Background: an optimization exercise with open tools, aiming at small area, a short achievable clock period and few clock cycles per item. Do not read the settings as production practice.
In this exercise RTL edits were held to simulation tests only and were not proved equivalent to the original.

Figure 1. Static IR drop.
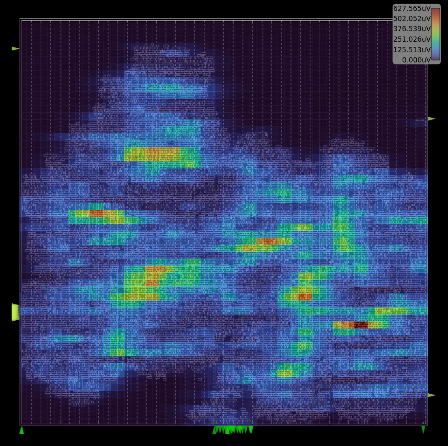
Figure 2. Ports around the boundary.
Pins as bars across the die edge, other pins in grey.
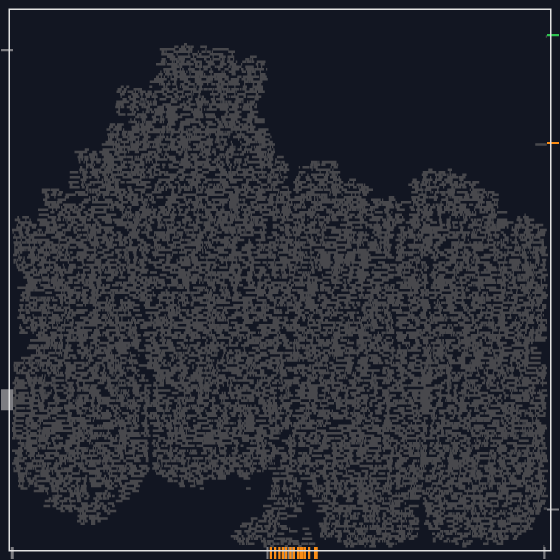
Figure 3. Routed metal per tile.
(0.5 px per um) The die is cut into 29 by 29 equal tiles; dark blue is low, red is high, scaled to the fullest tile. Values are wire area over tile area, all layers added.
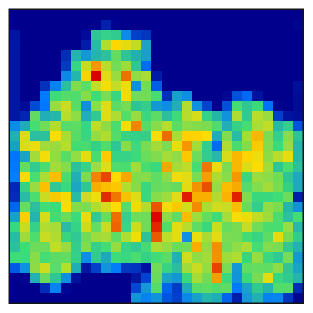
Figure 4. The clock tree on the layout.
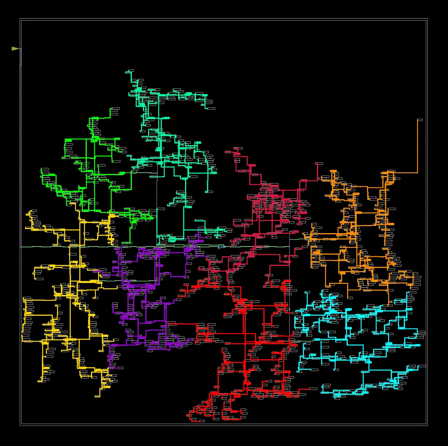
$ cat flow/design.v
`timescale 1 ns / 1 ps 
module reduce_32_4cycles (
    input clk,
    input [31:0][15:0] in,
    output [15:0] out
);
    logic [31:0][15:0] lvl1;
    logic [7:0][15:0] lvl2;
    logic [1:0][15:0] lvl3;
    logic [15:0] lvl4;
    always_ff @(posedge clk) begin
        lvl1 <= in;
        lvl2[0] <= lvl1[0] + lvl1[1] + lvl1[2] + lvl1[3];
        lvl2[1] <= lvl1[4] + lvl1[5] + lvl1[6] + lvl1[7];
        lvl2[2] <= lvl1[8] + lvl1[9] + lvl1[10] + lvl1[11];
        lvl2[3] <= lvl1[12] + lvl1[13] + lvl1[14] + lvl1[15];
        lvl2[4] <= lvl1[16] + lvl1[17] + lvl1[18] + lvl1[19];
        lvl2[5] <= lvl1[20] + lvl1[21] + lvl1[22] + lvl1[23];
        lvl2[6] <= lvl1[24] + lvl1[25] + lvl1[26] + lvl1[27];
        lvl2[7] <= lvl1[28] + lvl1[29] + lvl1[30] + lvl1[31];
        lvl3[0] <= lvl2[0] + lvl2[1] + lvl2[2] + lvl2[3];
        lvl3[1] <= lvl2[4] + lvl2[5] + lvl2[6] + lvl2[7];
        lvl4 <= lvl3[0] + lvl3[1];
    end
    assign out = lvl4;
endmodule
module myproject (
    input   [15:0] conv1d_1_input_V_data_V_dout,
    input   conv1d_1_input_V_data_V_empty_n,
    output  conv1d_1_input_V_data_V_read,
    output  reg [15:0] layer4_out_V_data_V_din,
    input   layer4_out_V_data_V_full_n,
    output  reg layer4_out_V_data_V_write,
    input   ap_clk,
    input   ap_rst,
    input   ap_start,
    output  ap_done,  
    output  ap_ready,  
    output  ap_idle,  
    input   ap_continue
);
function automatic [15:0] mult(input [15:0] a, input [15:0] b);
    reg [31:0] res;
    begin
        res = $signed(a) * $signed(b);
        mult = res[25:10];
    end
endfunction
function automatic [15:0] relu(input [15:0] a);
    relu = ($signed(a) > 0) ? a : 16'd0;
endfunction
assign ap_done = 0;
assign ap_idle = 0;
localparam KERNEL_SIZE = 32;
localparam NIN = 128;
localparam NOUT = 97;
localparam [511:0] WEIGHTS = {
    16'h046b, 16'hfbf0, 16'h044c, 16'h0450, 16'hfb20, 16'hfbd7, 16'h04bb, 16'h04e5, 16'hfb01, 16'h0454, 16'h04c8, 16'h0495, 16'hfbec, 16'hfbe7, 16'hfb5e, 16'hfb80, 16'h0493, 16'h0536, 16'h043a, 16'h04bc, 16'hfbbc, 16'h04de, 16'hfadd, 16'hfb16, 16'h0445, 16'h0419, 16'hfac6, 16'hfad4, 16'h0466, 16'h052c, 16'hfb82, 16'h04da };
localparam [15:0] BIAS = 16'hf96b;
logic [6:0] num_in_frame;
logic [7:0] num_have_output;
logic [KERNEL_SIZE-1:0][15:0] shift_reg;
logic [KERNEL_SIZE-1:0][15:0] shift_reg_prod;
logic do_shift, do_shift_regular, do_shift_filling, just_shifted_window;
genvar i;
assign shift_reg_prod[0] = mult(shift_reg[0], WEIGHTS[15:0]);
for (i = 1; i < KERNEL_SIZE; i = i + 1) begin : shift_sreg
    assign shift_reg_prod[i] = mult(shift_reg[i], WEIGHTS[16*i +: 16]);
    always_ff @(posedge ap_clk) begin
        if (do_shift) begin
            shift_reg[i] <= shift_reg[i-1];
        end
    end
end
assign do_shift_filling = (num_in_frame < KERNEL_SIZE && conv1d_1_input_V_data_V_empty_n);
assign do_shift_regular = (num_in_frame >= KERNEL_SIZE && conv1d_1_input_V_data_V_empty_n && layer4_out_V_data_V_full_n);
assign do_shift = do_shift_filling || do_shift_regular;
assign conv1d_1_input_V_data_V_read = do_shift;
always_ff @(posedge ap_clk) begin
    if (ap_rst) begin
        num_in_frame <= 0;
        just_shifted_window <= 0;
    end
    else begin
        if (do_shift) begin
            shift_reg[0] <= conv1d_1_input_V_data_V_dout;
            num_in_frame <= num_in_frame + 1;  
        end
        just_shifted_window <= do_shift && num_in_frame >= KERNEL_SIZE-1;
    end
end
logic [15:0] conv_sum;
logic reducer_out_valid_1;
logic reducer_out_valid_2;
logic reducer_out_valid_3;
logic reducer_out_valid_4;
logic do_output;
reduce_32_4cycles reducer (
    .clk(ap_clk),
    .in(shift_reg_prod),
    .out(conv_sum)
);
always_ff @(posedge ap_clk) begin
    if (ap_rst) begin
        reducer_out_valid_1 <= 0;
        reducer_out_valid_2 <= 0;
        reducer_out_valid_3 <= 0;
        reducer_out_valid_4 <= 0;
    end
    else begin
        reducer_out_valid_1 <= just_shifted_window;
        reducer_out_valid_2 <= reducer_out_valid_1;
        reducer_out_valid_3 <= reducer_out_valid_2;
        reducer_out_valid_4 <= reducer_out_valid_3;
    end
end
assign do_output = reducer_out_valid_4;
logic last_output;
always_ff @(posedge ap_clk) begin
    if (ap_rst) begin
        layer4_out_V_data_V_write <= 0;
        layer4_out_V_data_V_din <= 0;
        last_output <= 0;
        num_have_output <= 0;
    end
    else begin
        layer4_out_V_data_V_write <= do_output;
        layer4_out_V_data_V_din <= relu(conv_sum + BIAS);
        last_output <= do_output && num_have_output == NOUT-1;
        if (do_output) begin
            num_have_output <= (num_have_output == NOUT-1) ? 8'd0 : num_have_output + 1;
        end
    end
end
assign ap_ready = last_output;
endmodule
$ cat flow/run.sh
#!/bin/bash
# synth_recipe.tcl (not shown) runs the flow's synth.tcl, then flattens the netlist and writes it again
# the make line also repeats each setting of config.mk as NAME=value (left out here)
make -C /OpenROAD-flow-scripts/flow DESIGN_CONFIG=/design/flow/config.mk WORK_HOME=/design/flow/orfs CLKGATE_MAP_FILE= SYNTH_SCRIPT=/design/flow/synth_recipe.tcl finish
$ cat flow/config.mk
export PLATFORM = sky130hd
export DESIGN_NAME = myproject
export DESIGN_NICKNAME = myproject
export VERILOG_FILES = /design/flow/design.v
export SDC_FILE = /design/flow/constraint.sdc
export NUM_CORES = 4
export LEC_CHECK = 0
export CAP_MARGIN = 20
export CORE_MARGIN = 2
export CORE_UTILIZATION = 40
export SLEW_MARGIN = 20
$ cat flow/constraint.sdc
create_clock -name core_clock -period 8.0 [get_ports {ap_clk}]
set_input_delay 1.6000 -clock core_clock [delete_from_list [all_inputs] [get_ports {ap_clk}]]
set_output_delay 1.6000 -clock core_clock [all_outputs]
set_load 0.01 [all_outputs]
==> results.txt <==
post-detailed-placement half-perimeter wirelength 230000 um; met3 global-route usage 0.0156; clock network contribution to total cell area 0.0366; via count of the first global-routing pass 85800; Largest area class, layout multi-input gates; share of synthesized cell area in and, or, nand and nor gates 0.0495; CORE AREA 336000 um^2; share of synthesized registers carrying an async set or reset 0; biggest cell delay along the critical path 0.53 ns; number of antenna violations at the first check in global routing 7; register share of the cell area 0.204; multi-input logic cell count 7842; crit path kind reg -> reg; Setup violations, final 0; status timing/DRC/antenna clean; Layout Cell Area excl Fill 147000 um^2; detailed-router iteration count before antenna repair 7; count of non-CTS inverters in the layout 3406; overflow left after global routing 0; clock skew after layout 0.0803 ns; Max-Cap Viols 0; GPL Wtd Cong 0.839; non-clock buffer count 55; CTS tree yes; commonest cells in the netlist inv_1 (3406), ha_1 (2599), fa_1 (1912); count of inserted antenna diode cells 4; sum of met2 wire segment lengths after detailed routing 139000 um; met3 wirelength from detailed routing 6410 um; Post CTS Setup Buffer Count 0; Met1 Routed Length 119000 um; most common cell in the synthesized netlist inv_1; part of the cycle the worst path needs 0.734; gr usage total 0.166; Tap Cells 4515; Core Rows 213; Synthesis Warnings 2; share of post-route cells with drive strength above 1 0.0285; most common cell after layout, fill and taps aside inv_1; CTS resizes 0; kind of cell adding the most delay to the critical path adder cells; number of max-slew violations in the final report 0; FF/Latch Area 29900 um^2; Cell Area, Placed 141000 um^2
Testbench counts, summed over its fixed seeds: cycles 4,144, items 3,104.
-- Figure 1 (at the start) --

-- Figure 2 (at the start) --
[ap_idle] green | pins: 1 | direction: output | edge: right
[layer4_out_V_data_V_din] orange | pins: 16 | direction: output | edge: 15 bottom, 1 right
all pins by edge: 23 bottom, 17 left, 3 right
Die X-Extent: 585 um
vertical die dimension: 585 um
count of input and output buffers: 38

-- Figure 3 (at the start) --
tiles over half the peak: 45%
densest ninth of the die: middle
fullest tile: 0.31
mean over tiles: 0.12
post-DR wirelength/cell: 15.6 um
Detailed Route WL: 271000 um
via count: 79900

-- Figure 4 (at the start) --
clock sink count: 1238
master cell of the clock root buffer: clkbuf_16
TritonCTS buffer count: 159

## re-timing with driven ports
In the flow no input, the clock included, has a driving cell. The finished layout below was timed again as built, in two steps. Step 1 assumes that a clkbuf_16 drives the clock port and a buf_2 every other input. Step 2 also shifts input and output timing later by t, the mid clock arrival at the registers, as if the neighbouring blocks saw the same clock. Slacks: no drivers / after step 1 / after step 2; pairs: no drivers / after step 1.
shift t [ns]: 0.898
setup WS [ns]: 2.130 / 2.130 / 2.130
hold WS [ns]: 0.440 / 0.440 / 0.440
worst register clock-pin slew, ns: 0.07 / 0.07
After both steps setup and hold are still met in this run. The setup slack of this run moves by 0.000 ns with the drivers and by 0.000 ns with both steps.
